Source: an optimization exercise on an open RTL-to-GDS flow (aim: small area and a short achievable clock period). Production flows keep margins and buffers that such runs may drop. The RTL was checked by simulation tests, not by an equivalence proof against the original design. Not every run is shown, and edits may drop behaviour that the tests do not exercise.

File: flow/constraint.sdc
create_clock -name core_clock -period 15.0 [get_ports {clk}]
set_input_delay 3.0000 -clock core_clock [delete_from_list [all_inputs] [get_ports {clk}]]
set_output_delay 3.0000 -clock core_clock [all_outputs]
set_load 0.01 [all_outputs]
File: flow/run.sh
#!/bin/bash
# synth_recipe.tcl (not shown) runs the flow's synth.tcl, then flattens the netlist and writes it again
# the make line also repeats each setting of config.mk as NAME=value (left out here)
make -C /OpenROAD-flow-scripts/flow DESIGN_CONFIG=/design/flow/config.mk WORK_HOME=/design/flow/orfs CLKGATE_MAP_FILE= SYNTH_SCRIPT=/design/flow/synth_recipe.tcl finish
File: flow/design.v
module filter(
		input             clk,
		input             n_reset,
		input      [15:0] x_in,
		output reg [15:0] y_out,
		input     	 h_write,
		input [4:0]  h_idx,
		input [15:0] h_data
);
reg signed [15:0] x[20:0];
always @(posedge clk or negedge n_reset) begin
	if(n_reset == 1'b0) begin
		x[0] <= 'b0;
		x[1] <= 'b0;
		x[2] <= 'b0;
		x[3] <= 'b0;
		x[4] <= 'b0;
		x[5] <= 'b0;
		x[6] <= 'b0;
		x[7] <= 'b0;
		x[8] <= 'b0;
		x[9] <= 'b0;
		x[10] <= 'b0;
		x[11] <= 'b0;
		x[12] <= 'b0;
		x[13] <= 'b0;
		x[14] <= 'b0;
		x[15] <= 'b0;
		x[16] <= 'b0;
		x[17] <= 'b0;
		x[18] <= 'b0;
		x[19] <= 'b0;
		x[20] <= 'b0;
	end else begin
		x[0] <= x_in;
		x[1] <= x[0];
		x[2] <= x[1];
		x[3] <= x[2];
		x[4] <= x[3];
		x[5] <= x[4];
		x[6] <= x[5];
		x[7] <= x[6];
		x[8] <= x[7];
		x[9] <= x[8];
		x[10] <= x[9];
		x[11] <= x[10];
		x[12] <= x[11];
		x[13] <= x[12];
		x[14] <= x[13];
		x[15] <= x[14];
		x[16] <= x[15];
		x[17] <= x[16];
		x[18] <= x[17];
		x[19] <= x[18];
		x[20] <= x[19];
	end
end
reg signed [15:0] h[20:0];
always @(posedge clk or negedge n_reset) begin
	if(n_reset == 1'b0) begin
		h[ 0] <= -16'd   10;
		h[ 1] <=  16'd   62;
		h[ 2] <=  16'd   84;
		h[ 3] <= -16'd  296;
		h[ 4] <= -16'd  246;
		h[ 5] <=  16'd  954;
		h[ 6] <=  16'd  477;
		h[ 7] <= -16'd 2645;
		h[ 8] <= -16'd  689;
		h[ 9] <=  16'd10122;
		h[10] <=  16'd17159;
		h[11] <=  16'd10122;
		h[12] <= -16'd  689;
		h[13] <= -16'd 2645;
		h[14] <=  16'd  477;
		h[15] <=  16'd  954;
		h[16] <= -16'd  246;
		h[17] <= -16'd  296;
		h[18] <=  16'd   84;
		h[19] <=  16'd   62;
		h[20] <= -16'd   10;	
	end else begin
		if(h_write == 1'b1) begin
			h[h_idx] <= h_data;		
		end
	end
end
wire signed [31:0] mul[20:0];  
assign mul[0]  = x[0]  * h[0];
assign mul[1]  = x[1]  * h[1];
assign mul[2]  = x[2]  * h[2];
assign mul[3]  = x[3]  * h[3];
assign mul[4]  = x[4]  * h[4];
assign mul[5]  = x[5]  * h[5];
assign mul[6]  = x[6]  * h[6];
assign mul[7]  = x[7]  * h[7];
assign mul[8]  = x[8]  * h[8];
assign mul[9]  = x[9]  * h[9];
assign mul[10] = x[10] * h[10];
assign mul[11] = x[11] * h[11];
assign mul[12] = x[12] * h[12];
assign mul[13] = x[13] * h[13];
assign mul[14] = x[14] * h[14];
assign mul[15] = x[15] * h[15];
assign mul[16] = x[16] * h[16];
assign mul[17] = x[17] * h[17];
assign mul[18] = x[18] * h[18];
assign mul[19] = x[19] * h[19];
assign mul[20] = x[20] * h[20];
wire signed [31:0] sum = mul[0] + mul[1] + mul[2] + mul[3] + mul[4] + mul[5] + mul[6] 
						+ mul[7] + mul[8]+ mul[9] + mul[10] + mul[11] + mul[12] + mul[13]
						+ mul[14] + mul[15] + mul[16] + mul[17] + mul[18]+ mul[19]
			 			+ mul[20];
wire signed [31:0] y_rnd = sum + (1<<15);  
always @(posedge clk or negedge n_reset) begin
	if(n_reset == 1'b0) begin
		y_out <= 'b0;	
	end else begin
		y_out <= y_rnd[31:16];
	end
end
endmodule
File: flow/config.mk
export PLATFORM = sky130hd
export DESIGN_NAME = filter
export DESIGN_NICKNAME = filter
export VERILOG_FILES = /design/flow/design.v
export SDC_FILE = /design/flow/constraint.sdc
export NUM_CORES = 4
export LEC_CHECK = 0
export CAP_MARGIN = 20
export CORE_MARGIN = 2
export CORE_UTILIZATION = 45
export SLEW_MARGIN = 20
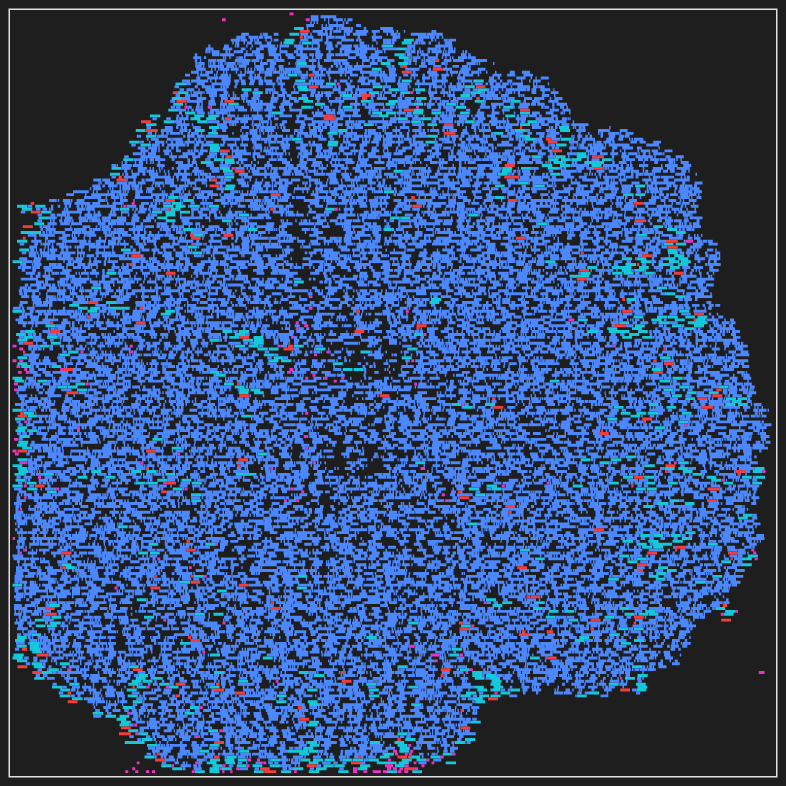
run_1/cell_classes.png
magenta -> other buffers and delay cells  # cells 171
cyan -> flip-flops  # cells 688
blue -> all other logic  # cells 20710
red -> clock drivers and dummy loads  # cells 208

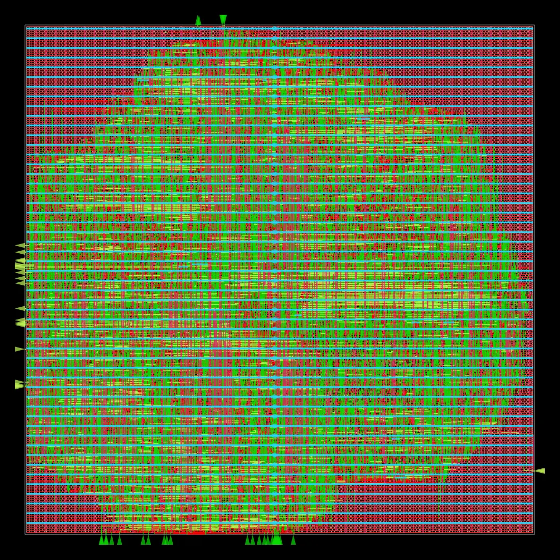
run_1/final_all.png
DIE HEIGHT: 715 microns
Ports: 56
drt total wl: 733 mm
Rows: 261

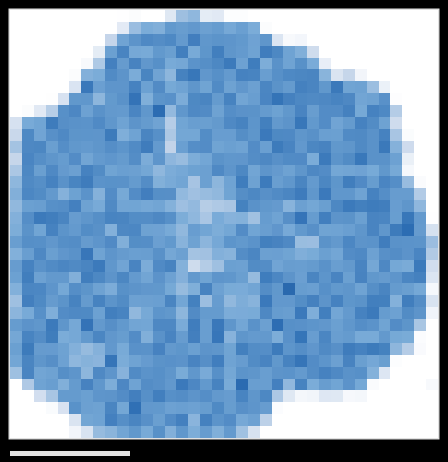
run_1/density.png
Scale bar: 200 microns. The die is cut into 36 by 36 equal tiles; white is low, dark blue is high, 0 to 100% covered.
mean over tiles = 45%
fullest tile = 77%
tiles over 75% full = 0.40%

==> summary.txt, run 1 <==
Reg area 0.0174 sq mm; Hold Startpoint h[11][11]$_DFFE_PN0P_; Clk Latency, worst-skew pair 0.96 ns; RSZ-0062 raised after global routing false; Buf/Inv on CP 7; Mapped Area 0.227 sq mm; WS Path Type register to register; nets@finish 29.4k; Routed Antenna Nets 0; reg-to-reg slack, setup 2.76 ns; final core utilization 0.473; hold path cells 1; Syn-to-layout area delta 4.85%; crit path to y_out[15]$_DFF_PN0_; multi-input logic area 0.181 sq mm; cell mode on critical path fa_1; Via density 5.07; CP Capture Type register; post-synthesis sequential area ratio 0.0767; clock sink count 688; EDFF count, synth 0; nature of the critical path startpoint register; via count 145k; critical path's largest stage delay 0.78 ns; post-synth top area share 0.585; CP max stage cell dfrtp_1; detailed placer's ending HPWL 629 mm; Critical path origin x[17][15]$_DFF_PN0_; Fin Setup TNS 0 ns; vias in the first global route 162k; Synth Net Count 29.9k; Syn Inst Count 22.2k; largest net degree at the start of global routing 123; DRT iter0 DRCs 11.4k; Final setup viols 0; Slew @ Worst Pin 1.14 ns; R2R depth 33; DIE WIDTH 715 microns; Slew Limit Fails 0; Fillers 47.6k; status no timing/DRC/antenna violations; Total GRT Usage 0.301; worst r2r dst y_out[15]$_DFF_PN0_; ys flop type dfrtp_1; CP max FO 17; top post-synthesis cells by area fa_1 59%, inv_1 11%, and2_1 7.4%, ha_1 5.9%, dfrtp_1 5.6%; DRT Pass-1 Iters 6; number of synthesized register bits 688; slew margin rel. 0.239; most numerous cell in the Yosys netlist inv_1; Fin. Hold Viols 0; Worst Slack Setup Final 2.76 ns; Syn Area/Cell 10.3 sq um; Port Buf Inserts 55; routed length per instance 25.7 microns; CP arrival 13.10 ns; Placement Setup Slack 2.78 ns; Final period util 0.816; GPL Wtd Cong 1.02; maximum root-to-sink buffer count 4; Post-CTS Setup Bufs 0; design area 0.238 sq mm; library cells used by synthesis 35; Peak Freq 81.7 MHz; Initial Utilization 0.451; Reg clk slew, reported paths 0.07 ns; Hold Path Class register to register; yosys warns 3; CTS tree built; top cell family by delay on the critical path adder cells; die area 0.511 sq mm; first-pass GRT wire length 1110 mm; CP Data Required Time 15.86 ns; initial antenna violation count 44; total gr overflow 0; Reg-to-Reg Start x[17][15]$_DFF_PN0_; drt drc 0; Root Driver clkbuf_16; layout cells sized above 1 0.0400
run 1: layout make-up:
type | instances | area share
diodes | 51 | 0.000535
inverters | 6863 | 0.108
clock buffers | 134 | 0.0127
flip-flops and latches | 688 | 0.0731
well taps | 6706 | 0.0352
repair buffers | 171 | 0.00591
clock inverters | 74 | 0.00378
multi-input cells | 13847 | 0.761
run 1: logic make-up (layout without fill, tap and decap cells):
| family | Yosys count | after routing | share of synthesized area |
|---|---|---|---|
| other cells | 0 | 51 | 0 |
| buf+inv | 7632 | 7242 | 0.126 |
| flops | 688 | 688 | 0.0767 |
| xor+xnor | 302 | 302 | 0.0116 |
| mux | 342 | 342 | 0.0169 |
| compound gates | 44 | 44 | 0.00123 |
| fa+ha+maj | 7725 | 7725 | 0.644 |
| simple gates | 5434 | 5434 | 0.123 |
run 1: flip-flops by register name, indices dropped and copies added (netlist names):
name and count:
h 336, y_out 16, x 336
run 1: layout by cell type (no fill, tap or decap), types with 3 or more instances in the layout:
| cell | instances |
|---|---|
| inv_1 | 6861 |
| fa_1 | 6647 |
| and2_1 | 2704 |
| nand2_1 | 2355 |
| ha_1 | 1078 |
| dfrtp_1 | 508 |
| mux2_2 | 342 |
| xnor2_1 | 267 |
| nand2b_1 | 183 |
| dfstp_2 | 180 |
| nor2b_1 | 135 |
| buf_4 | 119 |
| clkbuf_16 | 113 |
| diode_2 | 51 |
| clkdlybuf4s50_1 | 38 |
| xor2_1 | 35 |
| nor2_1 | 30 |
| clkinv_4 | 21 |
| a21oi_1 | 15 |
| bufinv_16 | 14 |
| clkbuf_8 | 13 |
| clkinv_2 | 13 |
| clkinvlp_4 | 12 |
| inv_6 | 10 |
| clkbuf_1 | 8 |
| buf_2 | 8 |
| o21ai_0 | 7 |
| a21o_1 | 6 |
| o21bai_1 | 5 |
| nor3_1 | 4 |
| nand3_1 | 4 |
| nand4_1 | 3 |
| o211ai_1 | 3 |
| nor2b_2 | 3 |
| buf_8 | 3 |
run 1: metal layers:
metal / vias up / routed length, microns / track usage
met4: 20 / 39300 / 0.130
met2: 4957 / 346000 / 0.482
met3: 1046 / 56300 / 0.0578
li1: 59734 / - / -
met1: 79036 / 291000 / 0.401
met5: - / 116 / 0
--- run 2: outline of the changes from run 1 ---
flow/design.v: 122 -> 7059 lines; modules unchanged: 0
  filter: edited, 122 -> 7051 lines
  fa: new, 4 lines
  ha: new, 4 lines
==> module fa as of run 2 <==
module fa(input a, input b, input c, output s, output co);
assign s = a ^ b ^ c;
assign co = (a & b) | (a & c) | (b & c);
endmodule
==> module ha as of run 2 <==
module ha(input a, input b, output s, output co);
assign s = a ^ b;
assign co = a & b;
endmodule
==> flow/flow/run.sh (new file) <==
#!/bin/bash
# Standard ORFS layout (standard.sh), with the timing repair steps aiming at
# a setup slack margin so they shorten the critical paths beyond the 15 ns clock.
set -euo pipefail
cd "$(dirname "$0")/.."
export SETUP_SLACK_MARGIN=9
bash standard.sh synth > synth_make.log 2>&1
bash standard.sh floorplan > floorplan_make.log 2>&1
bash standard.sh place > place_make.log 2>&1
bash standard.sh cts > cts_make.log 2>&1
bash standard.sh route > route_make.log 2>&1
bash standard.sh finish > finish_make.log 2>&1
==> flow/standard.sh (new file) <==
#!/bin/bash
# synth_recipe.tcl (not shown) runs the flow's synth.tcl, then flattens the netlist and writes it again
# the make line also repeats each setting of config.mk as NAME=value (left out here)
make -C /OpenROAD-flow-scripts/flow DESIGN_CONFIG=/design/flow/config.mk WORK_HOME=/design/flow/orfs CLKGATE_MAP_FILE= SYNTH_SCRIPT=/design/flow/synth_recipe.tcl "${@:-finish}"
--- a/flow/config.mk
+++ b/flow/config.mk
@@ -8,4 +8,7 @@
 export CAP_MARGIN = 20
 export CORE_MARGIN = 2
-export CORE_UTILIZATION = 45
+export CORE_UTILIZATION = 35
+export PLACE_DENSITY = 0.5
 export SLEW_MARGIN = 20
+export SYNTH_HIERARCHICAL = 1
+export SYNTH_MINIMUM_KEEP_SIZE = 0
removed: flow/run.sh
==> summary.txt, run 2 <==
status no timing/DRC/antenna violations; CP max FO 18 (+1); post-synth top area share 0.392 (-0.193); top cell family by delay on the critical path adder cells; yosys warns 11 (+8); via count 151k (+4.6%); nature of the critical path startpoint register; Root Driver clkbuf_16; DRT Pass-1 Iters 11 (+5); WS Path Type register to register; drt total wl 1420 mm (+94%); Hold Path Class register to register; critical path's largest stage delay 1.25 ns (+0.47 ns); layout cells sized above 1 0.229 (+0.189); detailed placer's ending HPWL 1080 mm (+72%); CP arrival 7.29 ns (-5.81 ns); most flop-heavy register xe; Port Buf Inserts 55 (unchanged); Synth Net Count 17.6k (-41%); Syn Area/Cell 11.1 sq um (+7.7%); first-pass GRT wire length 1740 mm (+57%); Routed Antenna Nets 0 (unchanged); Final period util 0.434 (-0.382); total gr overflow 0 (unchanged); Syn-to-layout area delta 16.4%; Final setup viols 0 (unchanged); Initial Utilization 0.351 (-0.100); EDFF count, synth 0 (unchanged); Fillers 43.2k (-9.2%); nets@finish 17.5k (-41%); multiplexer area fraction after synthesis 0.00394 (-0.0130); DIE WIDTH 677 microns (-5.3%); CP Capture Type register; post-synthesis adder-cell area fraction 0.400 (-0.244); CP max stage cell fa_1; routed length per instance 68.9 microns (+170%); Slew @ Worst Pin 1.38 ns (+0.241 ns); Clk Latency, worst-skew pair 1.02 ns (+0.06 ns); Slew Limit Fails 0 (unchanged); Post-Synth XOR/XNOR Area 0.168 (+0.157); commonest non-fill, non-tap cell in the layout a22oi_1; multi-input logic area 0.125 sq mm (-31%); slew margin rel. 0.0754 (-0.164); cell mode on critical path fa_1; RSZ-0062 raised after global routing true; Critical path origin h[1][15]$_DFFE_PN0P_; clock sink count 1127 (+64%); Rows 247 (-5.4%); drt drc 0 (unchanged); Syn Inst Count 14.3k (-35%); CTS tree built; vias in the first global route 140k (-14%); top post-synthesis cells by area fa_1 39%, xnor2_1 15%, dfrtp_1 14%, a22oi_1 13%, dfstp_2 3.7%; biggest regs xe: 480 flops, h: 336 flops, dd: 26 flops; DRT iter0 DRCs 30.6k (+170%); Reg area 0.0297 sq mm (+70%); Fin. Hold Viols 0 (unchanged); Compound-Gate Fraction of Synth Area 0.167 (+0.166); Peak Freq 153 MHz (+88%); maximum root-to-sink buffer count 4 (unchanged); GPL Wtd Cong 1.19 (+16%); Via density 7.35 (+45%); Reg-to-Reg Start h[1][15]$_DFFE_PN0P_
-- run 2: path summary, 6_finish.rpt --
path	end	slack [ns]	depth (start not counted)
max reg2reg	sa_27_3$_DFF_PN1_	8.48	9
min in group asynchronous	sa_24_3$_DFF_PN0_	1.91	1
min	xe[13][5]$_DFF_PN0_	0.37	0
min reg2reg	xe[13][5]$_DFF_PN0_	0.37	0
max in group asynchronous	xe[15][10]$_DFF_PN0_	9.81	4
max	sa_27_3$_DFF_PN1_	8.48	9
-- run 2: what timing repair did --
action,in CTS,in global routing
endpoints found under the setup margin,195,104
cloned,1,2
buffers inserted,634,153
resized for setup,1490,338
pin swaps,245,299
-- run 2: cell type report --
cell class	count	area share
well taps	5976	0.0405
multi-input cells	11345	0.680
repair buffers	1578	0.0840
clock buffers	200	0.0239
inverters	47	0.000970
diodes	247	0.00335
flip-flops and latches	1127	0.161
clock inverters	95	0.00672
-- run 2: metal layers --
| layer | routed length, microns | track usage | vias up | part of all wire |
|---|---|---|---|---|
| li1 | - | - | 48880 | - |
| met1 | 468000 | 0.655 | 79584 | 0.33 |
| met2 | 521000 | 0.772 | 17690 | 0.37 |
| met3 | 251000 | 0.405 | 5171 | 0.18 |
| met4 | 177000 | 0.563 | 100 | 0.12 |
| met5 | 4030 | 0.0502 | - | 0.0028 |
-- run 2: cell families (layout without fill, tap and decap cells) --
group / count (synthesis) / count (layout)
AOI/OAI and AO/OA: 3738 / 3738
adders and majority gates: 3212 / 3212
xor gates and xnor gates: 3049 / 3049
buffers and inverters: 1872 / 1920
and+or+nand+nor: 1283 / 1284
DFF: 1127 / 1127
muxes: 62 / 62
other: 0 / 247
-- run 2: per-stage QoR --
| step | cell area, sq um | cells | worst slack [ns] |
|---|---|---|---|
| after floorplan | 159000 | 14343 | 9.14 |
| after global placement | 165000 | 19277 | 6.40 |
| after detailed placement | 165000 | 19280 | 6.50 |
| after CTS | 181000 | 20210 | 8.90 |
| after global routing | 184000 | 20454 | 8.79 |
| final | 185000 | 20615 | 8.48 |
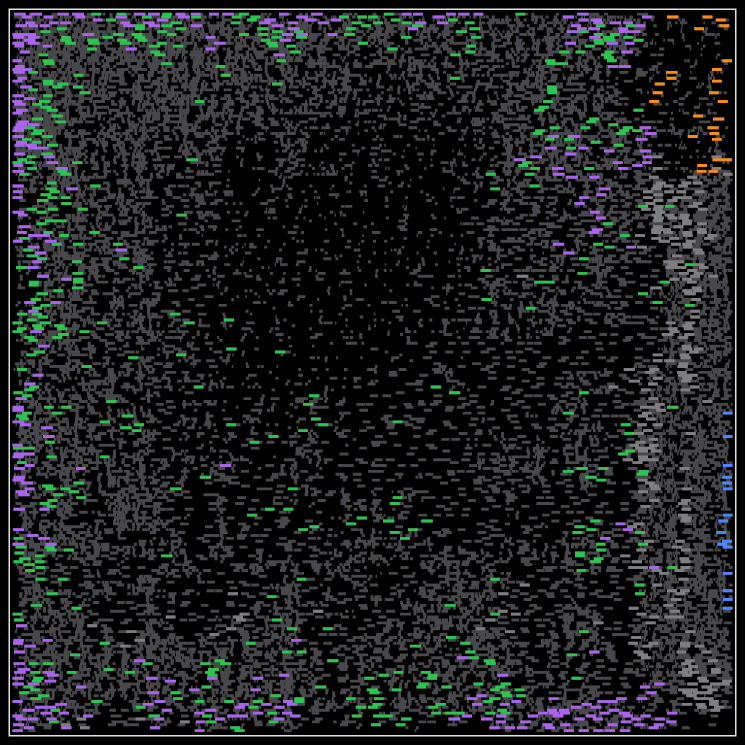
run_2/registers.png
Other sequential cells in the stronger gray, the rest of the logic in the fainter gray.
purple -> h  # flops 336, where spread over the die
blue -> y_out  # flops 16
green -> xe  # flops 480, where spread over the die
orange -> dd  # flops 26, where north-east
not colored = 269

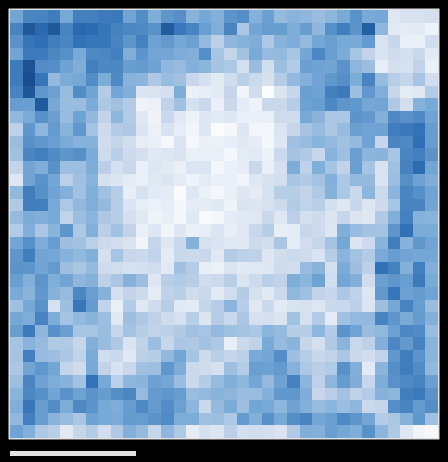
run_2/density.png
Scale bar: 200 microns. The die is cut into 34 by 34 equal tiles; white is low, dark blue is high, 0 to 100% covered.
nearly empty tiles = 0.10%
fullest tile = 88%
tiles over 75% full = 1.1%
mean over tiles = 39%
emptiest ninth of the die = center

## Run 3: what changed since run 2
--- a/flow/config.mk
+++ b/flow/config.mk
@@ -8,7 +8,7 @@
 export CAP_MARGIN = 20
 export CORE_MARGIN = 2
 export CORE_UTILIZATION = 35
-export PLACE_DENSITY = 0.5
+export MIN_ROUTING_LAYER = met2
 export SLEW_MARGIN = 20
 export SYNTH_HIERARCHICAL = 1
 export SYNTH_MINIMUM_KEEP_SIZE = 0
==> summary.txt, run 3 <==
Synth Net Count 17.6k (unchanged); failing step global routing; simple-gate share of the synthesized area 0.0341; top post-synthesis cells by area fa_1 39%, xnor2_1 15%, dfrtp_1 14%, a22oi_1 13%, dfstp_2 3.7%; Post-CTS Hold Buffers 0; Port Buf Inserts 55 (unchanged); post-synthesis sequential area ratio 0.180; placed cell areas 0.165 sq mm (about the same); post-synth top area share 0.392 (unchanged); placed insts 19.3k (-0.0052%); Root Driver clkbuf_16; number of synthesized register bits 1127; FFs w/ async S/R, synth 1.00; clock sink count 1127 (unchanged); GPL Wtd Cong 1.48 (+25%); largest net degree at the start of global routing 145; Err [ERROR GRT-0116] Global routing finished with congestion. Check the congestion regions in the DRC Viewer.; CTS buffer count 163; Post-Synth XOR/XNOR Area 0.168 (unchanged); multiplexer area fraction after synthesis 0.00394 (unchanged); top cells by count, synth 3106 x fa_1, 2768 x a22oi_1, 2723 x xnor2_1; main combinational cell family by area after synthesis adder cells; DIE HEIGHT 677 microns; DIE WIDTH 677 microns (unchanged); post-synthesis adder-cell area fraction 0.400 (unchanged); Compound-Gate Fraction of Synth Area 0.167 (unchanged); detailed placer's ending HPWL 1100 mm (+1.9%); Rows 247 (unchanged); Ports 56; H-Tree Level Count 4; Mapped Area 0.159 sq mm; Initial Utilization 0.351 (unchanged); yosys warns 11 (unchanged); Synth area leader fa_1; maximum root-to-sink buffer count 4 (unchanged); ys flop type dfrtp_1; EDFF count, synth 0 (unchanged); Syn Inst Count 14.3k (unchanged); Syn Area/Cell 11.1 sq um (unchanged); most numerous cell in the Yosys netlist fa_1; library cells used by synthesis 79; status stopped before the end
==> run 3: cell counts after synthesis <==
No cell type changed its count.
==> run 3: worst min path at each step <==
| stage | startpoint | cells past startpoint | endpoint |
|---|---|---|---|
| after floorplan | xe[9][10]$_DFF_PN0_ | 0 | xe[10][10]$_DFF_PN0_ |
| after CTS | xe[3][11]$_DFF_PN0_ | 0 | xe[4][11]$_DFF_PN0_ |
| after detailed placement | xe[3][11]$_DFF_PN0_ | 0 | xe[4][11]$_DFF_PN0_ |
| after global placement | xe[3][11]$_DFF_PN0_ | 0 | xe[4][11]$_DFF_PN0_ |
==> run 3: Yosys stat by module (local to each module, per instance) <==
module	times used	cells inside
filter	1	11206
ha	31	1
fa	3106	1
==> run 3: metrics by stage <==
stage / util / setup slack, ns / hold WS, ns
2_1_floorplan: - / 9.14 / 0.352
3_3_place_gp: 0.366 / 6.93 / 0.356
3_5_place_dp: 0.366 / 7.08 / 0.365
4_1_cts: 0.403 / 8.88 / 0.379
==> run 3: kinds of logic after synthesis <==
family / count (synthesis)
muxes: 62
AOI/OAI and AO/OA: 3738
and+or+nand+nor: 1283
buffers and inverters: 1872
xor gates and xnor gates: 3049
DFF: 1127
adders and majority gates: 3212
==> run 3: what timing repair did <==
item	4_1_cts
pin swaps	340
setup buffers	661
resized for setup	1615
setup endpoints to repair	188
## Run 4: large edit since run 3, in outline
flow/design.v: 7059 -> 7251 lines; modules unchanged: 2
  filter: edited, 7051 -> 7243 lines
--- a/flow/flow/run.sh
+++ b/flow/flow/run.sh
@@ -4,5 +4,5 @@
 set -euo pipefail
 cd "$(dirname "$0")/.."
-export SETUP_SLACK_MARGIN=9
+export SETUP_SLACK_MARGIN=9.5
 bash standard.sh synth > synth_make.log 2>&1
 bash standard.sh floorplan > floorplan_make.log 2>&1
--- a/flow/config.mk
+++ b/flow/config.mk
@@ -6,8 +6,11 @@
 export NUM_CORES = 4
 export LEC_CHECK = 0
+export ABC_AREA = 1
 export CAP_MARGIN = 20
+export CELL_PAD_IN_SITES_DETAIL_PLACEMENT = 1
+export CELL_PAD_IN_SITES_GLOBAL_PLACEMENT = 1
 export CORE_MARGIN = 2
 export CORE_UTILIZATION = 35
-export MIN_ROUTING_LAYER = met2
+export PLACE_DENSITY = 0.5
 export SLEW_MARGIN = 20
 export SYNTH_HIERARCHICAL = 1
==> summary.txt, run 4 <==
status no timing/DRC/antenna violations; Fin. Hold Viols 0; vias in the first global route 156k; R2R depth 12; # Max-Cap Violations 0; Mapped Area 0.159 sq mm (about the same); nets@finish 20.1k; slew margin rel. 0.0775; CP Capture Type register; CP Data Required Time 15.93 ns; Fin Clk Skew 0.0927 ns; CP max FO 6; DIE HEIGHT 677 microns (about the same); hold path cells 0; Via density 7.10; EDFF count, synth 0 (unchanged); most flop-heavy register xe; Total GRT Usage 0.617; Tmin final 6.30 ns; design area 0.203 sq mm; post-CTS sizing 2808 (+74%); Clk Latency, worst-skew pair 1.05 ns; maximum root-to-sink buffer count 4 (unchanged); Synth area leader fa_1; top post-synthesis cells by area fa_1 39%, xor2_1 16%, dfrtp_1 15%, o22ai_1 11%, dfstp_2 3.7%; CTS buffer count 172 (+5.5%); Ports 56 (unchanged); Worst Slack Setup Final 8.70 ns; Routed Antenna Nets 0; DRT Pass-1 Iters 9; Post-CTS Setup Bufs 1829 (+180%); drt drc 0; ys flop type dfrtp_1; Slew Limit Fails 0; Fin Setup TNS 0 ns; placed insts 20.6k (+6.8%); GPL Wtd Cong 1.21 (-19%); initial antenna violation count 259; library cells used by synthesis 37 (-53%); WS Path Type register to register; Reg clk slew, reported paths 0.06 ns; Peak Freq 159 MHz; most numerous cell in the Yosys netlist fa_1; Port Buf Inserts 55 (unchanged); Post-CTS Hold Buffers 0 (unchanged); Hold Path Class register to register; Placement Setup Slack 7.14 ns (+0.0544 ns); total gr overflow 0; largest net degree at the start of global routing 155; number of synthesized register bits 1190 (+5.6%); routed length per instance 62.6 microns; drt total wl 1460 mm; Initial Utilization 0.351 (about the same); final core utilization 0.449; Slew @ Worst Pin 1.37 ns; DIE WIDTH 677 microns (about the same); DRT iter0 DRCs 28.8k; nature of the critical path startpoint register; placed cell areas 0.165 sq mm (-0.20%); post-synthesis sequential area ratio 0.190 (+0.00994); Syn Inst Count 15.4k (+7.1%); yosys warns 11 (unchanged); commonest non-fill, non-tap cell in the layout xor2_1; Final setup viols 0; H-Tree Level Count 4 (unchanged); clock sink count 1190 (+5.6%); post-synth top area share 0.392 (about the same); Synth Net Count 18.6k (+5.8%); first-pass GRT wire length 1800 mm; top cells by count, synth 3106 x fa_1, 2979 x xor2_1, 2678 x o22ai_1; Syn Area/Cell 10.3 sq um (-6.6%); Syn-to-layout area delta 27.9%; biggest regs xe: 480 flops, h: 336 flops, dd: 26 flops; Hold Slack 0.385 ns; CTS tree built; FFs w/ async S/R, synth 1.00 (unchanged); number of flip-flops under the largest register name 480; most frequent cells in the layout 2813 x xor2_1, 2353 x o22ai_1, 2068 x buf_4; CP arrival 7.23 ns; Final period util 0.420; via count 165k; detailed placer's ending HPWL 1150 mm (+3.7%); layout cells sized above 1 0.359; RSZ-0062 raised after global routing true; die area 0.458 sq mm; Root Driver clkbuf_16
==> run 4: changes by cell type after synthesis, sizes merged, moves of 119 or more <==
| cell | delta |
|---|---|
| nand2 | +534 |
| clkbuf | -643 |
| o22ai | +2677 |
| o21ai | +137 |
| xnor2 | -2650 |
| inv | +919 |
| clkinv | +119 |
| xor2 | +2653 |
| a221oi | -123 |
| a22oi | -2762 |
| nor2 | +275 |
==> run 4: metal layers <==
layer	share of wire	global-route usage
met2	0.37	0.791
met1	0.34	0.692
met3	0.16	0.362
met5	0.0024	0.0418
met4	0.13	0.594
==> run 4: critical path, stage by stage, from the launching register on <==
cell and delay [ns]:
dfrtp_2 0.48, clkinvlp_4 0.24, buf_4 0.19, o22ai_2 0.15, xor2_1 0.25, fa_2 0.54, fa_2 0.74, fa_2 0.79
fa_2 0.63, fa_2 0.57, fa_2 0.42, fa_2 0.55, fa_2 0.59
==> run 4: final cells by class <==
type                            count  area, sq um
Sequential cell                  1190        30800
Inverter                         1085         6290
Antenna cell                      318          796
Fill cell                       48420       249000
Clock inverter                     74         1090
Clock buffer                      243         5130
Multi-Input combinational cell  11879       129000
Tap cell                         5976         7480
Timing Repair inverter             11         75.1
Timing Repair Buffer             2529        22500
==> run 4: final timing paths <==
kind                            slack [ns]              endpoint                 start
worst min register to register        0.39   xe[2][23]$_DFF_PN0_   xe[1][23]$_DFF_PN0_
min in group asynchronous             1.98  h[5][13]$_DFFE_PN0P_               n_reset
worst max register to register        8.70     sa_18_7$_DFF_PN1_  xe[11][19]$_DFF_PN0_
worst min-delay path                  0.39   xe[2][23]$_DFF_PN0_   xe[1][23]$_DFF_PN0_
worst max-delay path                  8.70     sa_18_7$_DFF_PN1_  xe[11][19]$_DFF_PN0_
max in group asynchronous            10.06  h[16][5]$_DFFE_PN0P_               n_reset
==> run 4: cell families (layout without fill, tap and decap cells) <==
kind of cell,count (synthesis),after routing,share of synthesized area
adders and majority gates,3208,3208,0.400
and+or+nand+nor,2136,2137,0.0537
other,0,318,0
xor gates and xnor gates,3052,3052,0.169
buffers and inverters,2297,3942,0.0562
AOI/OAI and AO/OA,3482,3482,0.132
DFF,1190,1190,0.190
==> run 4: Yosys stat by module, one instance, submodules excluded <==
module,cells,flip-flops and latches
ha,1,0
filter,12228,1190
fa,1,0
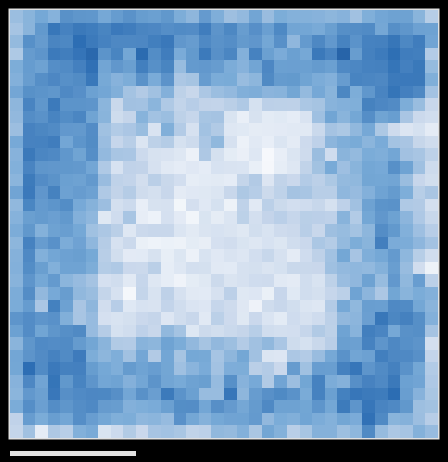
run_4/density.png
Scale bar: 200 microns. The die is cut into 34 by 34 equal tiles; white is low, dark blue is high, 0 to 100% covered.
fullest tile = 79%
mean over tiles = 42%
tiles over 75% full = 0.50%
densest ninth of the die = north-west
emptiest ninth of the die = center

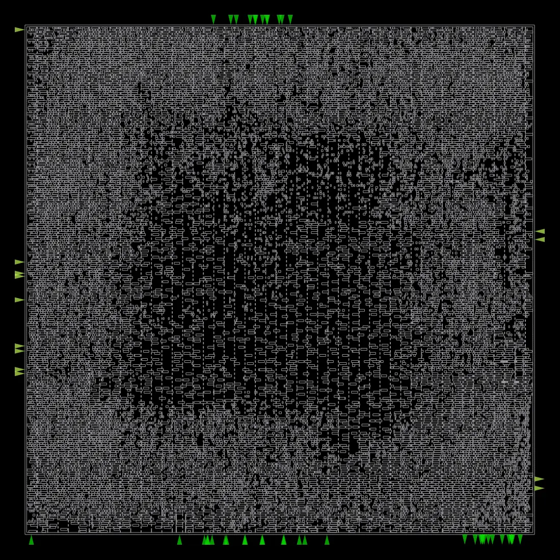
run_4/final_placement.png
Finished Layout Cells: 23.3k
Fillers: 48.4k
total core area: 0.452 sq mm
final sequential cell count: 1190
Rows: 247

==> port drivers added, routing unchanged <==
Ports are ideal in the flow. The routed layouts listed here were re-timed in OpenROAD. Step 1 assumes that a clkbuf_16 drives the clock port and a buf_2 every other input. Step 2 times the ports against the registers' clock, not the clock port: input delays grow and output delays shrink by t, the midpoint of the rising clock arrivals with the driver on. a / b / c = ideal / step 1 / step 2; a / b = the first two.
run	t (ns)	setup WS [ns]	worst setup path after step 2	latest minus earliest clock arrival (ns)
run 1	1.050	2.758 / 2.758 / 2.758	register to register	0.087 / 0.087
run 2	1.116	8.485 / 8.485 / 7.868	input to register	0.099 / 0.098
run 4	1.150	8.698 / 8.698 / 7.919	input to register	0.094 / 0.094
After both steps setup and hold are still met in every run listed. For run 4, which loses most, drivers alone change the setup slack by 0.000 ns; drivers and shift together by -0.779 ns.
